What follows belongs to an exercise in optimizing a design on an open flow for small area, a short achievable clock period and few clock cycles; a production flow would make more cautious choices.
In this exercise RTL edits were held to simulation tests only and were not proved equivalent to the original.

[flow/run.sh]
#!/bin/bash
# synth_recipe.tcl (not shown) runs the flow's synth.tcl, then flattens the netlist and writes it again
# the make line also repeats each setting of config.mk as NAME=value (left out here)
make -C /OpenROAD-flow-scripts/flow DESIGN_CONFIG=/design/flow/config.mk WORK_HOME=/design/flow/orfs CLKGATE_MAP_FILE= SYNTH_SCRIPT=/design/flow/synth_recipe.tcl finish
[flow/design.v]
module sram_32x32 (
  input  wire [7:0]  addra,
  input  wire        clka,
  input  wire [31:0] dina,
  output reg  [31:0] douta,
  input  wire        ena,
  input  wire        wea
);
  reg [31:0] mem [0:31];
  always @(posedge clka) begin
    if (ena) begin
      if (wea) begin
        mem[addra[4:0]] <= dina;
        douta <= dina;
      end
      else begin
        douta <= mem[addra[4:0]];
      end
    end
  end
endmodule
module sram_32x16 (
  input  wire [5:0]  addra,
  input  wire        clka,
  input  wire [31:0] dina,
  output reg  [31:0] douta,
  input  wire        ena,
  input  wire        wea
);
  reg [31:0] mem [0:15];
  always @(posedge clka) begin
    if (ena) begin
      if (wea) begin
        mem[addra[3:0]] <= dina;
        douta <= dina;
      end
      else begin
        douta <= mem[addra[3:0]];
      end
    end
  end
endmodule
module PE
    #(
      parameter N=32
    )
    (
    input clk, rst_n, en,
    input signed [7:0] in_a, in_b,
    input      in_fin_a,
    output reg signed [7:0] out_a,
    output reg signed [N-1:0] out_c,
    output reg out_fin_a
    );
    always @(posedge clk) begin
        if(!rst_n) begin
            out_a <=0;
            out_c <=0;
            out_fin_a <=0;
        end
        else if(!en) begin
        end
        else if(out_fin_a==1) begin
            out_fin_a <=0;
            out_c <= out_c;
        end
        else begin
            out_c <= out_c + in_a * in_b;
            out_a <= in_a;
            out_fin_a <= in_fin_a;
        end
    end
endmodule
module PE4
    #(
      parameter N = 32  
    )
    (
    input clk, rst_n, en,
    input [31:0] bias,
    input [7:0] in_a,
    input  data_fin_a,
    input [7:0] in_b1, in_b2, in_b3, in_b4,
    output reg [31:0] send_result, 
    output reg all_done
    );
    wire [4*N-1:0]  out_c_all;
    wire signed [7:0] inter1, inter2, inter3;
    wire [3:0]  finish;
    PE #(N) pe1(.clk(clk), .rst_n(rst_n), .en(en), .in_a(in_a[7:0]), .in_b(in_b1[7:0]), .in_fin_a(data_fin_a), .out_a(inter1), .out_fin_a(finish[0]), .out_c(out_c_all[N-1:0]) );
    PE #(N) pe2(.clk(clk), .rst_n(rst_n), .en(en), .in_a(inter1), .in_b(in_b2[7:0]), .in_fin_a(finish[0]), .out_a(inter2), .out_fin_a(finish[1]), .out_c(out_c_all[2*N-1:N]) );
    PE #(N) pe3(.clk(clk), .rst_n(rst_n), .en(en), .in_a(inter2), .in_b(in_b3[7:0]), .in_fin_a(finish[1]), .out_a(inter3), .out_fin_a(finish[2]), .out_c(out_c_all[3*N-1:2*N]) );
    PE #(N) pe4(.clk(clk), .rst_n(rst_n), .en(en), .in_a(inter3), .in_b(in_b4[7:0]), .in_fin_a(finish[2]), .out_a(          ), .out_fin_a(finish[3]), .out_c(out_c_all[4*N-1:3*N]) );
    wire [4*N-1:0] temp;
    wire [31:0] temp_q;     
    reg accumulate_done;
    always @ (posedge clk) begin
        if(!rst_n) begin
            accumulate_done <=0;
            all_done <=0;
        end
        else if(en) begin
            if(finish[3])begin
                accumulate_done <=1;
            end
            if(accumulate_done) begin
                all_done <=1;
            end
            else if(all_done)begin
                all_done <=0;
            end
        end
    end
    always @ (posedge clk) begin
        if(en) case(finish)
            4'b0001: begin
                send_result[31:24]<= temp_q[31:24];
            end
            4'b0010: begin
                send_result[23:16]<= temp_q[23:16];
            end
            4'b0101: begin
                send_result[15:8]<= temp_q[15:8];
            end
            4'b1010: begin
                send_result[7:0]<= temp_q[7:0];
            end
            default:;
        endcase
    end
    assign temp[4*N-1:3*N] = $signed(out_c_all[N-1:0]) + $signed({bias[7:0],{6{1'b0}}});
    assign temp[3*N-1:2*N] = $signed(out_c_all[2*N-1:N]) + $signed({bias[15:8],{6{1'b0}}});
    assign temp[2*N-1:N] = $signed(out_c_all[3*N-1:2*N]) + $signed({bias[23:16],{6{1'b0}}});
    assign temp[N-1:0] = $signed(out_c_all[4*N-1:3*N]) + $signed({bias[31:24],{6{1'b0}}});
    assign temp_q[31] = temp[4*N-1];
    assign temp_q[30:24] = ({(N-14){temp[4*N-1]}} == temp[4*N-2:3*N+13]) ? temp[3*N+12:3*N+6]: {7{!temp[4*N-1]}};
    assign temp_q[23] = temp[3*N-1];
    assign temp_q[22:16] = ({(N-14){temp[3*N-1]}} == temp[3*N-2:2*N+13]) ? temp[2*N+12:2*N+6]: {7{!temp[3*N-1]}};
    assign temp_q[15] = temp[2*N-1];
    assign temp_q[14:8] = ({(N-14){temp[2*N-1]}} == temp[2*N-2:N+13]) ? temp[N+12:N+6]: {7{!temp[2*N-1]}};
    assign temp_q[7] = temp[N-1];
    assign temp_q[6:0] = ({(N-14){temp[N-1]}} == temp[N-2:13]) ? temp[12:6]: {7{!temp[N-1]}};
endmodule
module clk_counter_fc(
  input clk,
  input rstn,
  input start,
  input done,
  output reg [31:0] clk_counter
);
  always @(posedge clk or negedge rstn) begin
      if(!rstn) begin
        clk_counter <= 32'd0;
      end
      else begin
        if(start && !done) begin
          clk_counter <= clk_counter+1;
        end
        else begin
          clk_counter <= clk_counter;
        end
      end
  end
endmodule
module apb_fc
    ( 
    input wire          PCLK,        
    input wire          PRESETB,     
    input wire [31:0]   PADDR,       
    input wire          PSEL,        
    input wire          PENABLE,     
    input wire          PWRITE,      
    input wire [31:0]   PWDATA,      
    input wire [31:0]   clk_counter,
    input wire [31:0]   max_index,
    input wire [0:0]    fc_done,
    output reg [20:0]    receive_size,
    output reg [2:0]     receiveCommand,
    input wire           feature_receive_done,
    input wire           bias_receive_done,
    input wire           weight_receive_done,
    output wire [31:0]  PRDATA 
    ); 
    wire              state_enable;
    wire              state_enable_pre;
    reg [31:0]        prdata_reg;
    assign state_enable = PSEL & PENABLE;
    assign state_enable_pre = PSEL & ~PENABLE;
    always @(posedge PCLK, negedge PRESETB) begin
      if (PRESETB == 1'b0) begin
        prdata_reg <= 32'h00000000;
      end
      else begin
        if (~PWRITE & state_enable_pre) begin
          case ({PADDR[31:2], 2'h0})
            32'h00000000 : prdata_reg <= receiveCommand;
            32'h00000004 : prdata_reg <= receive_size;
            32'h00000008 : prdata_reg <= weight_receive_done;
            32'h0000000c : prdata_reg <= fc_done;
            32'h00000010 : prdata_reg <= feature_receive_done;
            32'h00000014 : prdata_reg <= bias_receive_done;
            32'h0000001c : prdata_reg <= clk_counter;
            32'h00000020 : prdata_reg <= max_index;
            default: prdata_reg <= 32'h0; 
          endcase 
        end 
        else begin 
          prdata_reg <= 32'h0; 
        end 
      end 
    end 
    assign PRDATA = (~PWRITE & state_enable) ? prdata_reg : 32'h00000000;
    always @(posedge PCLK, negedge PRESETB) begin 
      if (PRESETB == 1'b0) begin 
        receiveCommand <= 0;
        receive_size <= 0;
      end 
      else begin 
        if (PWRITE & state_enable) begin 
          case ({PADDR[31:2], 2'h0}) 
            32'h00000000 : begin
              receiveCommand <= PWDATA[2:0];
            end 
            32'h00000004 : begin
              receive_size <= PWDATA[20:0];
            end
            default: ; 
          endcase 
        end 
      end 
    end 
endmodule 
module fc_module #
 (
      parameter integer C_S00_AXIS_TDATA_WIDTH   = 32
 )
 (    
    input wire                                            clk,
    input wire                                            rstn,
    output wire                                           S_AXIS_TREADY,
    input wire [C_S00_AXIS_TDATA_WIDTH-1 : 0]             S_AXIS_TDATA,
    input wire [(C_S00_AXIS_TDATA_WIDTH/8)-1 : 0]         S_AXIS_TKEEP,
    input wire                                            S_AXIS_TUSER,
    input wire                                            S_AXIS_TLAST,
    input wire                                            S_AXIS_TVALID,
    input wire                                            M_AXIS_TREADY,
    output wire                                           M_AXIS_TUSER,
    output wire [C_S00_AXIS_TDATA_WIDTH-1 : 0]            M_AXIS_TDATA,
    output wire [(C_S00_AXIS_TDATA_WIDTH/8)-1 : 0]        M_AXIS_TKEEP,
    output wire                                           M_AXIS_TLAST,
    output wire                                           M_AXIS_TVALID,
    output reg [31:0]                                     max_index,  
    output reg                                            fc_done,
    input[20:0]                                           receive_size,
    input[2:0]                                            receiveCommand,
    output reg                                            feature_receive_done,
    output reg                                            bias_receive_done,
    output reg                                            weight_receive_done
  );
  reg                                           m_axis_tuser;
  reg [C_S00_AXIS_TDATA_WIDTH-1 : 0]            m_axis_tdata;
  reg [(C_S00_AXIS_TDATA_WIDTH/8)-1 : 0]        m_axis_tkeep;
  reg                                           m_axis_tlast;
  reg                                           m_axis_tvalid;
  reg                                          s_axis_tready;
  reg                                          is_last_layer;
  assign S_AXIS_TREADY = s_axis_tready;
  assign M_AXIS_TDATA = m_axis_tdata;
  assign M_AXIS_TLAST = m_axis_tlast;
  assign M_AXIS_TVALID = m_axis_tvalid;
  assign M_AXIS_TUSER = 1'b0;
  assign M_AXIS_TKEEP = {(C_S00_AXIS_TDATA_WIDTH/8) {1'b1}}; 
  reg[3:0] currState, nextState;
  reg[20:0] receiveCount;
  reg[20:0] weightLineSize;  
  reg[6:0] weightReceiveCountSize;  
  reg[7:0] sendRowCount;
  reg[7:0] featureRamAddr;
  wire[31:0] featureDataOut;
  reg featureRamEna;
  wire featureRamEnaWire, featureRamWriteEna;
  reg[5:0] biasRamAddr;
  wire[31:0] biasDataOut;
  reg biasRamEna;
  wire biasRamEnaWire, biasRamWriteEna;
  reg[7:0] weightRamAddr[3:0];
  wire[31:0] weightDataOut[3:0];
  reg[3:0] weightRamEna;
  wire[3:0] weightRamEnaWire, weightRamWriteEna;
  localparam Idle = 4'd0;
  localparam FeatureReceive = 4'd1;
  localparam FeatureReceiveDone = 4'd2;
  localparam BiasReceive = 4'd3;
  localparam BiasReceiveDone = 4'd4;
  localparam WeightReceive_0 = 4'd5;
  localparam WeightReceive_1 = 4'd6;
  localparam WeightReceive_2 = 4'd7;
  localparam WeightReceive_3 = 4'd8;
  localparam WeightReceiveDone = 4'd9;
  localparam Calculate = 4'd10;
  localparam Send = 4'd11;
  localparam Finish = 4'd12;
  localparam FeatureReceiveCommand = 3'd1;
  localparam BiasReceiveCommand = 3'd2;
  localparam WeightReceiveCommand = 3'd4;
  localparam FCStartCommand = 3'd5;
  assign featureRamEnaWire = (currState == FeatureReceive) ? S_AXIS_TVALID && S_AXIS_TREADY : featureRamEna;
  assign featureRamWriteEna = (currState == FeatureReceive) ? S_AXIS_TVALID && S_AXIS_TREADY : 0;
  assign biasRamEnaWire = (currState == BiasReceive) ? S_AXIS_TVALID && S_AXIS_TREADY : biasRamEna;
  assign biasRamWriteEna = (currState == BiasReceive) ? S_AXIS_TVALID && S_AXIS_TREADY : 0;
  assign weightRamEnaWire[0] = (currState == WeightReceive_0) ? {4{S_AXIS_TVALID && S_AXIS_TREADY}} : weightRamEna[0];
  assign weightRamEnaWire[1] = (currState == WeightReceive_1) ? {4{S_AXIS_TVALID && S_AXIS_TREADY}} : weightRamEna[1];
  assign weightRamEnaWire[2] = (currState == WeightReceive_2) ? {4{S_AXIS_TVALID && S_AXIS_TREADY}} : weightRamEna[2];
  assign weightRamEnaWire[3] = (currState == WeightReceive_3) ? {4{S_AXIS_TVALID && S_AXIS_TREADY}} : weightRamEna[3];
  assign weightRamWriteEna[0] = (currState == WeightReceive_0) ? {4{S_AXIS_TVALID && S_AXIS_TREADY}} : 0;
  assign weightRamWriteEna[1] = (currState == WeightReceive_1) ? {4{S_AXIS_TVALID && S_AXIS_TREADY}} : 0;
  assign weightRamWriteEna[2] = (currState == WeightReceive_2) ? {4{S_AXIS_TVALID && S_AXIS_TREADY}} : 0;
  assign weightRamWriteEna[3] = (currState == WeightReceive_3) ? {4{S_AXIS_TVALID && S_AXIS_TREADY}} : 0;
  sram_32x32 featureRam(.addra(featureRamAddr), .clka(clk), .dina(S_AXIS_TDATA), .douta(featureDataOut), 
                          .ena(featureRamEnaWire), .wea(featureRamWriteEna));
  sram_32x16 biasRam(.addra(biasRamAddr), .clka(clk), .dina(S_AXIS_TDATA), .douta(biasDataOut), 
                          .ena(biasRamEnaWire), .wea(biasRamWriteEna));                          
  sram_32x32 weightRam_0(.addra(weightRamAddr[0]), .clka(clk), .dina(S_AXIS_TDATA), .douta(weightDataOut[0]), 
                          .ena(weightRamEnaWire[0]), .wea(weightRamWriteEna[0]));
  sram_32x32 weightRam_1(.addra(weightRamAddr[1]), .clka(clk), .dina(S_AXIS_TDATA), .douta(weightDataOut[1]), 
                          .ena(weightRamEnaWire[1]), .wea(weightRamWriteEna[1]));
  sram_32x32 weightRam_2(.addra(weightRamAddr[2]), .clka(clk), .dina(S_AXIS_TDATA), .douta(weightDataOut[2]), 
                          .ena(weightRamEnaWire[2]), .wea(weightRamWriteEna[2]));
  sram_32x32 weightRam_3(.addra(weightRamAddr[3]), .clka(clk), .dina(S_AXIS_TDATA), .douta(weightDataOut[3]), 
                          .ena(weightRamEnaWire[3]), .wea(weightRamWriteEna[3]));
  reg[20:0]PE_feature_count; 
  reg[1:0] PE_count;  
  wire[31:0] send_data;
  wire       PE_calc_done;
  reg       PE_in_done;
  reg       PE_clk;
  reg       PE_set;
  reg       PE_reset_n;
  wire signed[7:0] PE_feature_data;
  wire signed[7:0] PE_weight_data1;
  wire signed[7:0] PE_weight_data2;
  wire signed[7:0] PE_weight_data3;
  wire signed[7:0] PE_weight_data4;
  wire [7:0] PE_current_max;
  wire [7:0] PE_current_max0;
  wire [7:0] PE_current_max1;
  reg [7:0] fc_max;
  reg [2:0] max_count;
  reg       PE_clk_q;
  wire      PE_tick;
  assign PE_tick = PE_clk & ~PE_clk_q;
  always @(posedge clk) begin
    PE_clk_q <= PE_clk;
  end
  PE4      PE4(.clk(clk), .rst_n(PE_reset_n), .en(PE_tick), .bias(biasDataOut), .in_a(PE_feature_data), .data_fin_a(PE_in_done),
               .in_b1(PE_weight_data1), .in_b2(PE_weight_data2), .in_b3(PE_weight_data3), .in_b4(PE_weight_data4),
               .send_result(send_data[31:0]), .all_done(PE_calc_done) );
  assign PE_feature_data =(PE_feature_count <1 || PE_feature_count>weightLineSize) ? {8{1'b0}}: (PE_count==1) ? featureDataOut[7:0]:(PE_count==2)? featureDataOut[15:8]: (PE_count==3)? featureDataOut[23:16]: featureDataOut[31:24];
  assign PE_weight_data1 =(PE_feature_count <1 || PE_feature_count>weightLineSize) ? {8{1'b0}}: (PE_count==1) ? weightDataOut[0][7:0]:(PE_count==2)? weightDataOut[0][15:8]: (PE_count==3)? weightDataOut[0][23:16]: weightDataOut[0][31:24];
  assign PE_weight_data2 =(PE_feature_count <2 || PE_feature_count>weightLineSize+1) ? {8{1'b0}}: (PE_count==1) ? weightDataOut[1][31:24]:(PE_count==2)? weightDataOut[1][7:0]: (PE_count==3)? weightDataOut[1][15:8]: weightDataOut[1][23:16];
  assign PE_weight_data3 =(PE_feature_count <3 || PE_feature_count > weightLineSize+2) ? {8{1'b0}}: (PE_count==1) ? weightDataOut[2][23:16]:(PE_count==2)? weightDataOut[2][31:24]: (PE_count==3)? weightDataOut[2][7:0]: weightDataOut[2][15:8];
  assign PE_weight_data4 =(PE_feature_count <4 || PE_feature_count > weightLineSize+3) ? {8{1'b0}}: (PE_count==1) ? weightDataOut[3][15:8]:(PE_count==2)? weightDataOut[3][23:16]: (PE_count==3)? weightDataOut[3][31:24]: weightDataOut[3][7:0];
  assign PE_current_max0 = ($signed(send_data[31:24]) > $signed(send_data[23:16])) ? send_data[31:24]:send_data[23:16];
  assign PE_current_max1 = ($signed(send_data[15:8]) > $signed(send_data[7:0])) ? send_data[15:8]:send_data[7:0];
  assign PE_current_max = ($signed(PE_current_max0) > $signed(PE_current_max1)) ? PE_current_max0:PE_current_max1;
  always @(posedge clk or negedge rstn) begin
    if(!rstn) begin
      currState <= Idle;
    end
    else begin
      currState <= nextState;
    end
  end
  always @(*) begin
    case(currState)
      Idle: begin
        if(receiveCommand == FeatureReceiveCommand) begin
          nextState = FeatureReceive;
        end
        else begin
          nextState = Idle;
        end
      end
      FeatureReceive: begin
        if(receiveCount == receive_size / 4 - 1 && S_AXIS_TVALID) begin
          nextState = FeatureReceiveDone;
        end
        else begin
          nextState = FeatureReceive;
        end
      end
      FeatureReceiveDone: begin
        if(receiveCommand == BiasReceiveCommand) begin
          nextState = BiasReceive;
        end
        else begin
          nextState = FeatureReceiveDone;
        end
      end
      BiasReceive: begin
        if(!is_last_layer) begin
            if(receiveCount == receive_size / 4 - 1 && S_AXIS_TVALID) begin
              nextState = BiasReceiveDone;
            end
            else begin
              nextState = BiasReceive;
            end
        end
        else begin
            if(receiveCount == receive_size / 4 && S_AXIS_TVALID) begin
              nextState = BiasReceiveDone;
            end
            else begin
              nextState = BiasReceive;
            end
        end
      end
      BiasReceiveDone: begin
        if(receiveCommand == WeightReceiveCommand) begin
          nextState = WeightReceive_0;
        end
        else begin
          nextState = BiasReceiveDone;
        end
      end
      WeightReceive_0: begin
        if(receiveCount == weightLineSize / 4 - 1 && S_AXIS_TVALID) begin
          nextState = WeightReceive_1;
        end
        else begin
          nextState = WeightReceive_0;
        end
      end
      WeightReceive_1: begin
        if(receiveCount == weightLineSize / 4 - 1 && S_AXIS_TVALID) begin
            if(sendRowCount == 2 && is_last_layer) begin
                nextState = WeightReceiveDone;
            end
            else begin
                 nextState = WeightReceive_2;
            end
        end
        else begin
          nextState = WeightReceive_1;
        end
      end
      WeightReceive_2: begin
        if(receiveCount == weightLineSize / 4 - 1 && S_AXIS_TVALID) begin
          nextState = WeightReceive_3;
        end
        else begin
          nextState = WeightReceive_2;
        end
      end
      WeightReceive_3: begin
        if(receiveCount == weightLineSize / 4 - 1 && S_AXIS_TVALID) begin
          nextState = WeightReceiveDone;
        end
        else begin
          nextState = WeightReceive_3;
        end
      end
      WeightReceiveDone:begin
        if(receiveCommand == FCStartCommand) begin
          nextState = Calculate;
        end
        else begin
          nextState = WeightReceiveDone;
        end
      end
      Calculate: begin
        if(PE_calc_done) begin
          nextState = Send;
        end
        else begin
          nextState = Calculate;
        end
      end
      Send: begin
        if(m_axis_tvalid && M_AXIS_TREADY&& is_last_layer==0)begin
            if(sendRowCount == weightReceiveCountSize - 1) begin
                nextState = Finish;
            end
            else begin
                nextState = WeightReceive_0;
            end
        end
        else if(m_axis_tvalid && M_AXIS_TREADY&& is_last_layer==1) begin
            if(sendRowCount == weightReceiveCountSize && max_count==2) begin
                nextState = Finish;
            end
            else if(sendRowCount < weightReceiveCountSize && max_count==4) begin
                nextState = WeightReceive_0;
            end
            else begin
                nextState = Send;
            end
        end
        else begin
            nextState = Send;
        end
      end
      Finish: begin
        if(receiveCommand == 0) begin
          nextState = Idle;
        end
        else begin
          nextState = Finish;
        end
      end
      default: begin
        nextState = Idle;
      end
    endcase
  end
  always @(posedge clk) begin
    case(currState)
      Idle: begin
        receiveCount <= 0;
        weightLineSize <= 0;
        weightReceiveCountSize <= 0;
        s_axis_tready <= 0;
        m_axis_tdata <= 0;
        m_axis_tvalid <= 0;
        m_axis_tlast <= 0;
        featureRamAddr <= 0;
        featureRamEna <= 0;
        feature_receive_done <= 0;
        biasRamAddr <= 0;
        biasRamEna <= 0;
        bias_receive_done <= 0;
        weightRamAddr[0] <= 0;
        weightRamAddr[1] <= 0;
        weightRamAddr[2] <= 0;
        weightRamAddr[3] <= 0;
        weightRamEna <= 4'b0;
        weight_receive_done <= 0;
        is_last_layer <= 0;
        fc_done <= 0;
        sendRowCount <=0;
        PE_feature_count<=0; 
        PE_count<=0;  
        PE_in_done<=0;
        PE_clk<=0;
        PE_set<=0;
        PE_reset_n<=0;
        fc_max <=8'sb10000000;
        max_count <=0;
      end
      FeatureReceive: begin
        if(!s_axis_tready) begin
          s_axis_tready <= 1;
          featureRamEna <= 1;
        end
        else if(S_AXIS_TVALID) begin
          if(nextState == FeatureReceiveDone) begin
            receiveCount <= 0;
            s_axis_tready <= 0;
            featureRamEna <= 0;
            featureRamAddr <= 0;
          end
          else begin
            receiveCount <= receiveCount + 1;
            featureRamAddr <= featureRamAddr + 1;
            featureRamEna <= 1;
          end
        end
        else begin
          featureRamEna <= 0;
        end
        if(receive_size == 64)begin
            is_last_layer <= 1;
        end
        weightLineSize <= receive_size;
      end
      FeatureReceiveDone: begin
        if(!feature_receive_done) begin
          feature_receive_done <= 1;
        end
        else if(nextState == BiasReceive) begin
          feature_receive_done <= 0;
        end
      end
      BiasReceive: begin
        if(!s_axis_tready) begin
          s_axis_tready <= 1;
          biasRamEna <= 1;
        end
        else if(S_AXIS_TVALID) begin
          if(nextState == BiasReceiveDone) begin
            receiveCount <= 0;
            s_axis_tready <= 0;
            biasRamEna <= 0;
            biasRamAddr <= 0;
          end
          else begin
            receiveCount <= receiveCount + 1;
            biasRamAddr <= biasRamAddr + 1;
            biasRamEna <= 1;
          end
        end
        else begin
          biasRamEna <= 0;
        end
      end
      BiasReceiveDone: begin
        if(!bias_receive_done) begin
          bias_receive_done <= 1;
        end
        else if(nextState == WeightReceive_0) begin
          bias_receive_done <= 0;
        end
      end
      WeightReceive_0: begin
        if(!s_axis_tready) begin
          s_axis_tready <= 1;
          weightRamEna[0] <= 1;
        end
        else if(S_AXIS_TVALID) begin
          if(nextState == WeightReceive_1) begin
            receiveCount <= 0;
            s_axis_tready <= 0;
            weightRamEna[0] <= 0;
            weightRamAddr[0] <= 0;
          end
          else begin
            receiveCount <= receiveCount + 1;
            weightRamAddr[0] <= weightRamAddr[0] + 1;
            weightRamEna[0] <= 1;
          end
        end
        else begin
          weightRamEna[0] <= 0;
        end
        weightReceiveCountSize <= (receive_size / weightLineSize) / 4;
      end
      WeightReceive_1: begin
        if(!s_axis_tready) begin
          s_axis_tready <= 1;
          weightRamEna[1] <= 1;
        end
        else if(S_AXIS_TVALID) begin
          if(nextState != WeightReceive_1) begin
            receiveCount <= 0;
            s_axis_tready <= 0;
            weightRamEna[1] <= 0;
            weightRamAddr[1] <= 0;
            PE_reset_n <=0;
          end
          else begin
            receiveCount <= receiveCount + 1;
            weightRamAddr[1] <= weightRamAddr[1] + 1;
            weightRamEna[1] <= 1;
          end
        end
        else begin
          weightRamEna[1] <= 0;
        end
      end
      WeightReceive_2: begin
        if(!s_axis_tready) begin
          s_axis_tready <= 1;
          weightRamEna[2] <= 1;
        end
        else if(S_AXIS_TVALID) begin
          if(nextState == WeightReceive_3) begin
            receiveCount <= 0;
            s_axis_tready <= 0;
            weightRamEna[2] <= 0;
            weightRamAddr[2] <= 0;
          end
          else begin
            receiveCount <= receiveCount + 1;
            weightRamAddr[2] <= weightRamAddr[2] + 1;
            weightRamEna[2] <= 1;
          end
        end
        else begin
          weightRamEna[2] <= 0;
        end
      end
      WeightReceive_3: begin
        if(!s_axis_tready) begin
          s_axis_tready <= 1;
          weightRamEna[3] <= 1;
        end
        else if(S_AXIS_TVALID) begin
          if(nextState == WeightReceiveDone) begin
            receiveCount <= 0;
            s_axis_tready <= 0;
            weightRamEna[3] <= 0;
            weightRamAddr[3] <= 0;
            PE_reset_n <=0;
          end
          else begin
            receiveCount <= receiveCount + 1;
            weightRamAddr[3] <= weightRamAddr[3] + 1;
            weightRamEna[3] <= 1;
          end
        end
        else begin
          weightRamEna[3] <= 0;
        end
      end
      WeightReceiveDone: begin
        if(!weight_receive_done) begin
          weight_receive_done <= 1;
        end
        else if(nextState == Calculate) begin
          weight_receive_done <= 0;
          featureRamEna <=0;
          weightRamEna[3:0]<=0;
        end
      end
      Calculate: begin
        biasRamEna           <=1;
        if(PE_calc_done) begin
            PE_clk <=0;
            PE_set <=0;
            PE_reset_n <=0;
            PE_in_done<=0;
            PE_count <=0;
            PE_feature_count <=0;
            featureRamAddr[0] <=0;
            biasRamAddr <= biasRamAddr +1;
            if(is_last_layer) begin
               m_axis_tdata[31:0] <= {send_data[7:0],send_data[15:8],send_data[23:16],send_data[31:24]};
            end
            else begin
               m_axis_tdata[31:24] <= (send_data[7])? {8{1'b0}} :send_data[7:0];
               m_axis_tdata[23:16] <= (send_data[15])? {8{1'b0}} :send_data[15:8];
               m_axis_tdata[15:8] <= (send_data[23])? {8{1'b0}} :send_data[23:16];
               m_axis_tdata[7:0] <= (send_data[31])? {8{1'b0}} :send_data[31:24];
            end
        end
        else if(PE_in_done & PE_clk) begin
            PE_clk <=0;
        end
        else if(PE_set)begin
            PE_clk   <=0;
            PE_set   <=0;
            PE_feature_count <= PE_feature_count+1;
            PE_count <= PE_count +1;
        end
        else begin
            PE_clk <=1;
            if(!PE_reset_n) begin
                PE_reset_n <=1;
            end
            else if(PE_count==2'b00)begin
                if(PE_feature_count==0) begin
                    featureRamEna   <= 1;
                    weightRamEna[0] <= 1;
                end
                else if(PE_in_done) begin
                    weightRamEna[3]  <=0;
                end
                else begin
                    featureRamAddr <= featureRamAddr +1;
                    weightRamAddr[0] <= weightRamAddr[0] +1;
                end
                PE_set               <= 1;
            end
            else if(PE_count ==2'b01) begin
                if(PE_feature_count==1)begin
                    weightRamEna[1] <= 1;
                end
                else if(PE_in_done) begin
                    featureRamEna  <=0;
                    weightRamEna[0] <=0;
                end
                else begin
                    weightRamAddr[1] <= weightRamAddr[1]+1;
                end
                PE_set               <= 1;
            end
            else if(PE_count ==2'b10) begin
                if(PE_feature_count==2) begin
                    weightRamEna[2]<= 1;
                end
                else if(PE_in_done) begin
                    weightRamEna[1]  <=0;
                end
                else begin
                    weightRamAddr[2] <= weightRamAddr[2]+1;
                end
                PE_set               <= 1;
            end
            else if(PE_count ==2'b11) begin
                if(PE_feature_count==3) begin
                    weightRamEna[3] <= 1;
                end
                else if(PE_in_done) begin
                    weightRamEna[2]  <=0;
                end
                else begin
                    weightRamAddr[3] <= weightRamAddr[3]+1;
                end
                PE_set               <= 1;
            end
            if(PE_feature_count ==weightLineSize) begin
                PE_in_done <=1;
            end
        end
      end
      Send: begin
        if(is_last_layer && max_count <2 && sendRowCount == 2) begin
            if($signed(fc_max) < $signed(m_axis_tdata[(max_count*8)+:8])) begin
                fc_max <= m_axis_tdata[(max_count*8)+:8];
                max_index <= max_count + (sendRowCount*4);
            end
            max_count <= max_count +1;
            m_axis_tdata <= {{16{1'b0}} , m_axis_tdata[15:0]};
        end
        else if(is_last_layer && max_count <4 && sendRowCount < 2) begin
            if($signed(fc_max) < $signed(m_axis_tdata[(max_count*8)+:8])) begin
                fc_max <= m_axis_tdata[(max_count*8)+:8];
                max_index <= max_count + (sendRowCount*4);
            end
            max_count <= max_count +1; 
        end
        else if(!m_axis_tvalid) begin
            m_axis_tvalid <=1;
            if(is_last_layer) begin
                if(sendRowCount == weightReceiveCountSize) begin
                     m_axis_tlast <=1;
                end
            end
            else if(sendRowCount == weightReceiveCountSize-1) begin
                m_axis_tlast <=1;
            end
        end
        else if(M_AXIS_TREADY) begin
            m_axis_tvalid <=0;
            m_axis_tlast <=0;
            m_axis_tdata <=0;
            sendRowCount <= sendRowCount +1;
            max_count <= 0;
            featureRamAddr <= 0;
            weightRamAddr[0] <= 0;
            weightRamAddr[1] <= 0;
            weightRamAddr[2] <= 0;
            weightRamAddr[3] <= 0;
        end
      end
      Finish: begin
        if(!fc_done) begin
            fc_done <=1;
        end
      end
    endcase
  end
endmodule
`timescale 1ns / 1ps
module top_fc #
(
   parameter integer C_S00_AXIS_TDATA_WIDTH   = 32
)
(
    input wire                                        CLK,
    input wire                                        RESETN,
    output wire                                       S_AXIS_TREADY,
    input wire [C_S00_AXIS_TDATA_WIDTH-1 : 0]         S_AXIS_TDATA,
    input wire [(C_S00_AXIS_TDATA_WIDTH/8)-1 : 0]     S_AXIS_TKEEP,
    input wire                                        S_AXIS_TUSER,
    input wire                                        S_AXIS_TLAST,
    input wire                                        S_AXIS_TVALID,
    input wire                                        M_AXIS_TREADY,
    output wire                                       M_AXIS_TUSER,
    output wire [C_S00_AXIS_TDATA_WIDTH-1 : 0]        M_AXIS_TDATA,
    output wire [(C_S00_AXIS_TDATA_WIDTH/8)-1 : 0]    M_AXIS_TKEEP,
    output wire                                       M_AXIS_TLAST,
    output wire                                       M_AXIS_TVALID,
    input wire [31:0]                                 PADDR,
    input wire                                        PENABLE,
    input wire                                        PSEL,
    input wire                                        PWRITE,
    input wire [31:0]                                 PWDATA,
    output wire [31:0]                                PRDATA,
    output wire                                       PREADY,
    output wire                                       PSLVERR
    );
    wire          fc_start;
    wire          fc_done;
    wire [31:0]   clk_counter;
    wire [31:0]   max_index;
    assign fc_start = 1'b0;
    assign PREADY = 1'b1;
    assign PSLVERR = 1'b0;
    wire[20:0] receive_size;
    wire[2:0] receiveCommand;
    wire feature_receive_done;
    wire bias_receive_done;
    wire weight_receive_done;
clk_counter_fc u_clk_counter(
        .clk(CLK),
        .rstn(RESETN),
        .start(fc_start),
        .done(fc_done),
        .clk_counter(clk_counter)
    );
apb_fc u_apb_fc(
        .PCLK(CLK),
        .PRESETB(RESETN),
        .PADDR({16'd0,PADDR[15:0]}),
        .PSEL(PSEL),
        .PENABLE(PENABLE),
        .PWRITE(PWRITE),
        .PWDATA(PWDATA),
        .fc_done(fc_done),
        .clk_counter(clk_counter),
        .max_index(max_index),
        .PRDATA(PRDATA),
        .receive_size(receive_size),
        .receiveCommand(receiveCommand),
        .feature_receive_done(feature_receive_done),
        .bias_receive_done(bias_receive_done),
        .weight_receive_done(weight_receive_done)
      );
fc_module u_fc(
        .clk(CLK),
        .rstn(RESETN),
        .S_AXIS_TREADY(S_AXIS_TREADY),
        .S_AXIS_TDATA(S_AXIS_TDATA),
        .S_AXIS_TKEEP(S_AXIS_TKEEP),
        .S_AXIS_TUSER(S_AXIS_TUSER),
        .S_AXIS_TLAST(S_AXIS_TLAST),
        .S_AXIS_TVALID(S_AXIS_TVALID),
        .M_AXIS_TREADY(M_AXIS_TREADY),
        .M_AXIS_TUSER(M_AXIS_TUSER),
        .M_AXIS_TDATA(M_AXIS_TDATA),
        .M_AXIS_TKEEP(M_AXIS_TKEEP),
        .M_AXIS_TLAST(M_AXIS_TLAST),
        .M_AXIS_TVALID(M_AXIS_TVALID),
        .max_index(max_index),
        .fc_done(fc_done),
        .receive_size(receive_size),
        .receiveCommand(receiveCommand),
        .feature_receive_done(feature_receive_done),
        .bias_receive_done(bias_receive_done),
        .weight_receive_done(weight_receive_done)
      );
endmodule
[flow/constraint.sdc]
create_clock -name core_clock -period 75.0 [get_ports {CLK}]
set_input_delay 15.0000 -clock core_clock [delete_from_list [all_inputs] [get_ports {CLK}]]
set_output_delay 15.0000 -clock core_clock [all_outputs]
set_load 0.01 [all_outputs]
[flow/config.mk]
export PLATFORM = sky130hd
export DESIGN_NAME = top_fc
export DESIGN_NICKNAME = top_fc
export VERILOG_FILES = /design/flow/design.v
export SDC_FILE = /design/flow/constraint.sdc
export NUM_CORES = 4
export LEC_CHECK = 0
export CAP_MARGIN = 20
export CORE_MARGIN = 2
export CORE_UTILIZATION = 40
export PLACE_DENSITY = 0.6
export SLEW_MARGIN = 20
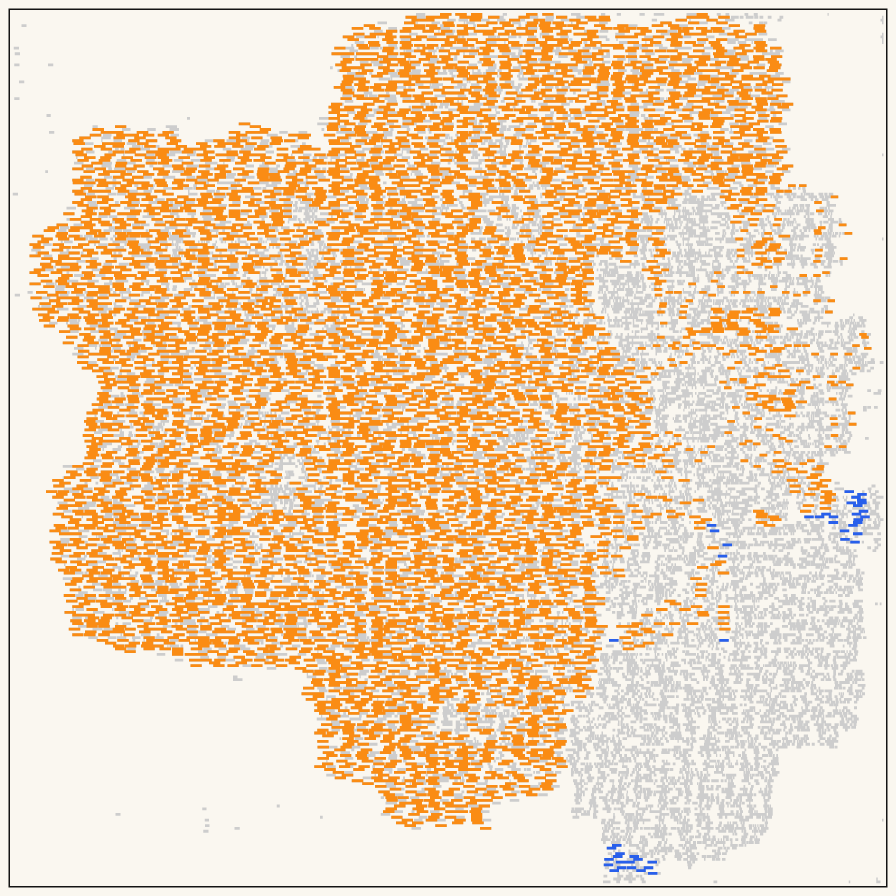
**Above:** sequential cells coloured by instance or generate block.
Other cells in grey.
- orange: u_fc (sequential cells 6200)
- blue: u_apb_fc (sequential cells 45)
fin util: 46.3%
non-filler cells, final: 29000

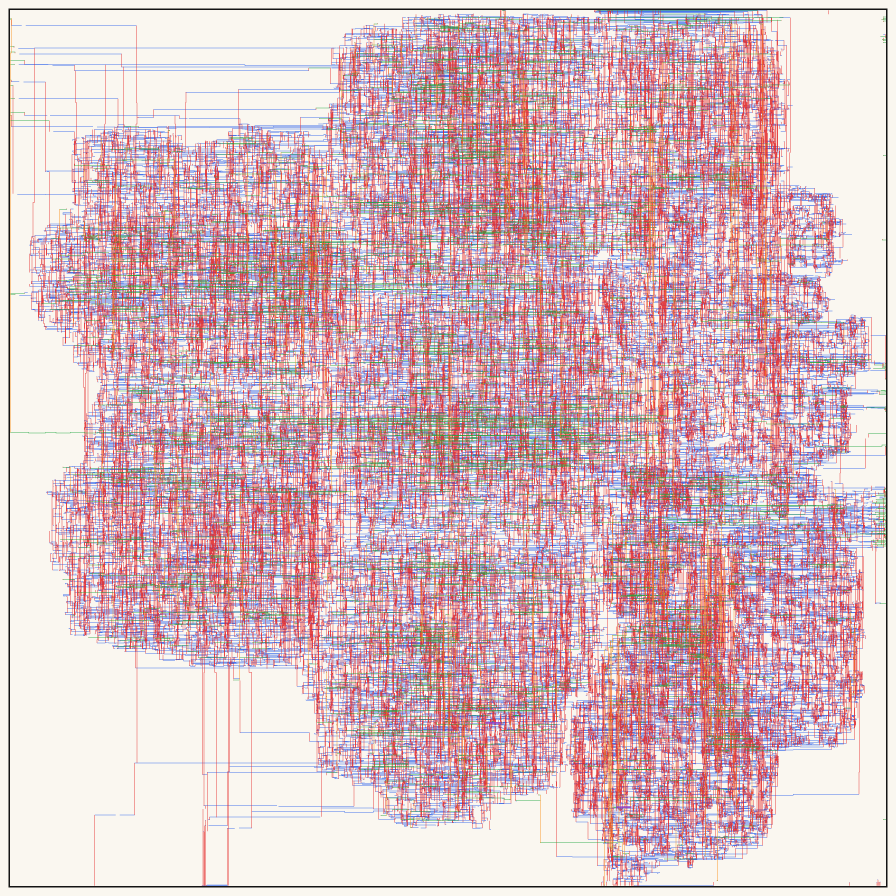
**Above:** wiring by layer.
- green: metal 3 (wire length 55.0 mm)
- blue: metal 1 (wire length 330 mm)
- orange: metal 4 (wire length 21.2 mm)
- red: metal 2 (wire length 365 mm)
- purple: metal 5 (wire length 26.7 um)
via count: 164000
Avg WL per Cell: 26.6 um

==> metrics.cfg <==
[sta]
drv_slew = 0
fin_crit_sh_pct = 94.9
finalSetupViolations = 0
clock_skew_ns = 0.108
tightest_slew_ns = 1.30
maxSlewHeadroom_pct = 13.3
hold_violations = 0
holdWs_ns = 0.469
fmax_ghz = 0.0140
fin_crit_ns = 71.21

[worst_setup_path]
max_stage_delay_ns = 0.63
crit_fanout = 13
worstReg2RegEnd = u_fc.weightReceiveCountSize[0]
r2r_cells = 343
cp_num_buf_inv = 33
cp-endpoint = u_fc.weightReceiveCountSize[0]
cp-end-kind = flop
cp_slowest_cell = or4b_2
arrival_ns = 72.04
critPathKind = flop to flop
path_delay_family = compound AO/OA/AOI/OAI gates
reg2reg_slack_ns = 3.79
critPathLaunchType = flop
cp.required_ns = 75.83
cp.depth = 343
startpoint = u_fc.weightLineSize[10]
cpMostUsedCell = o21a_1
rr_startpoint = u_fc.weightLineSize[10]

[cts]
post_cts_resized = 0
cts_setup_buffers = 0
clock_path_buffers = 4
cts_buffers = 641
cts.clk_slew.worst_paths_ns = 0.07
cts_hold_buf = 0
cts-root-buf = clkbuf_16
tritoncts = built
cts.htree.levels = 6
cts_num_sinks = 6245
insertion_delay_ns = 1.17

[yosys]
synth_fa_ha_area_share_pct = 5.59
ys_ff_latch = 6245
async_flop_share_pct = 0.785
synth_area_leaders = edfxtp_1 (63%), mux4_2 (12%), ha_1 (4.0%)
synth_compound_area_share_pct = 6.26
yosysTopAreaCellShare_pct = 63.5
synth_edf_count = 6037
seq_area_frac_synth_pct = 65.0
synthFlopType = edfxtp_1
synth_most_common_cell = edfxtp_1
avgSynthCellArea_um2 = 16.2
synth-simple-area-share_pct = 5.81
synth_xor_area_share_pct = 1.94
muxShareOfSynthArea_pct = 13.4
yosysTopAreaCell = edfxtp_1
synth_area_mm2 = 0.286
synthTopCellsByCount = edfxtp_1 (6037), mux4_2 (1461), nor2_1 (1080)
synth_top_family_by_area = multiplexers
yosysWarningCount = 9
synthCells = 17600
synthDistinctLibCells = 120

[run]
drv_cap = 0

[grt]
track_usage_pct = 20.8
use_met3_pct = 2.95
first_global_vias = 164000
grt_util_met2_pct = 33.9
grt_pass1_wl_um = 1120000
busiest_layer = met2
grt_start_max_net_pins = 133
overflow = 0
grt_use_met1_pct = 29.5
antenna_found_initial = 36

[min_path]
worstHoldStart = u_fc.PE4.pe3.out_c[0]
worstHoldPathCells = 2
hp-class = flop to flop
holdPathEnd = u_fc.PE4.pe3.out_c[0]

[route]
top_layer = met5
dr.pass1.iters = 8
routed_via_density = 5.65
drc = 0
wl_um = 771000
antenna_left = 0
drt-met1-wl_um = 330000
wl_met3_um = 55000
drt_iter0_markers = 17600
met2_length_um = 365000

[layout]
clkCellAreaFrac_pct = 6.21
nFillCells = 60700
nNetsFinal = 20200
sh_seq_area_pct = 56.4
layout.nonclk_buf_share_pct = 3.67
largest_class = flip-flops and latches
buffers = 1528
diodes = 18
layout_commonest_cell = edfxtp_1
multi_input_gates = 9919
drive_gt1_share_pct = 23.5
final_cell_mix = edfxtp_1 (6037), mux4_2 (1461), buf_4 (1375), nor2_1 (925), ha_1 (897)
area_growth_pct = 15.3
regArea_mm2 = 0.186
multiInputGateArea_mm2 = 0.0967
multi_input_area_share_pct = 29.4
inverters = 622
final_cell_area_mm2 = 0.329
clock_buffers = 804
seq_cell_count = 6245

[die]
fp-row-count = 310
core_region_area_mm2 = 0.712
fp.dieH_um = 849
top_level_ports = 183
die_area_mm2 = 0.721
initial_core_util_pct = 40.1
fp.dieW_um = 849
n_tap_cell = 9516

[placement]
globalplace.congestion = 0.857
place_area_mm2 = 0.308
io_buffers = 129
dp_hpwl_um = 470000

[outcome]
status = no timing/DRC/antenna violations

Testbench counts, summed over its fixed seeds: cycles 40,674.
==> metrics by stage <==
| step | worst slack (ns) | setup TNS, ns | cells |
|---|---|---|---|
| finish | 3.79 | 0 | 29000 |
| global route | -0.157 | -0.157 | 29000 |
| CTS | 0.202 | 0 | 29000 |
| detailed placement | 0.642 | 0 | 27800 |
| global placement | 0.874 | 0 | 27800 |
| floorplan | 0.0870 | 0 | 17600 |
==> cells by family (layout without fill, tap and decap cells) <==
logic type / after synthesis / count (layout)
flops: 6245 / 6245
simple gates: 3466 / 3466
compound gates: 2698 / 2698
mux: 1961 / 1961
buf+inv: 1437 / 3317
fa+ha+maj: 1136 / 1136
xor+xnor: 634 / 634
other cells: 2 / 42

[separate check: timing with driven ports]
How much do the figures lean on ideal ports? The routed layout below was timed once more, with nothing changed but the port constraints. Step 1 assumes that a clkbuf_16 drives the clock port and a buf_2 every other input. Step 2 moves the port delays by t, midway between the first and last clock arrival at a register: inputs arrive t later, outputs are due t later. That takes back most of the time a late clock gives input paths. Three values: ideal, step 1, step 2; two values: the first two.
t, ns: 1.236
setup WS [ns]: 3.790 / 3.790 / 3.790
worst slew at a driven data input, ns: 0.23
cell pins on the clock port's net: 1
After both steps setup and hold are still met in this run. For this run, drivers alone change the setup slack by 0.000 ns; drivers and shift together by 0.000 ns.
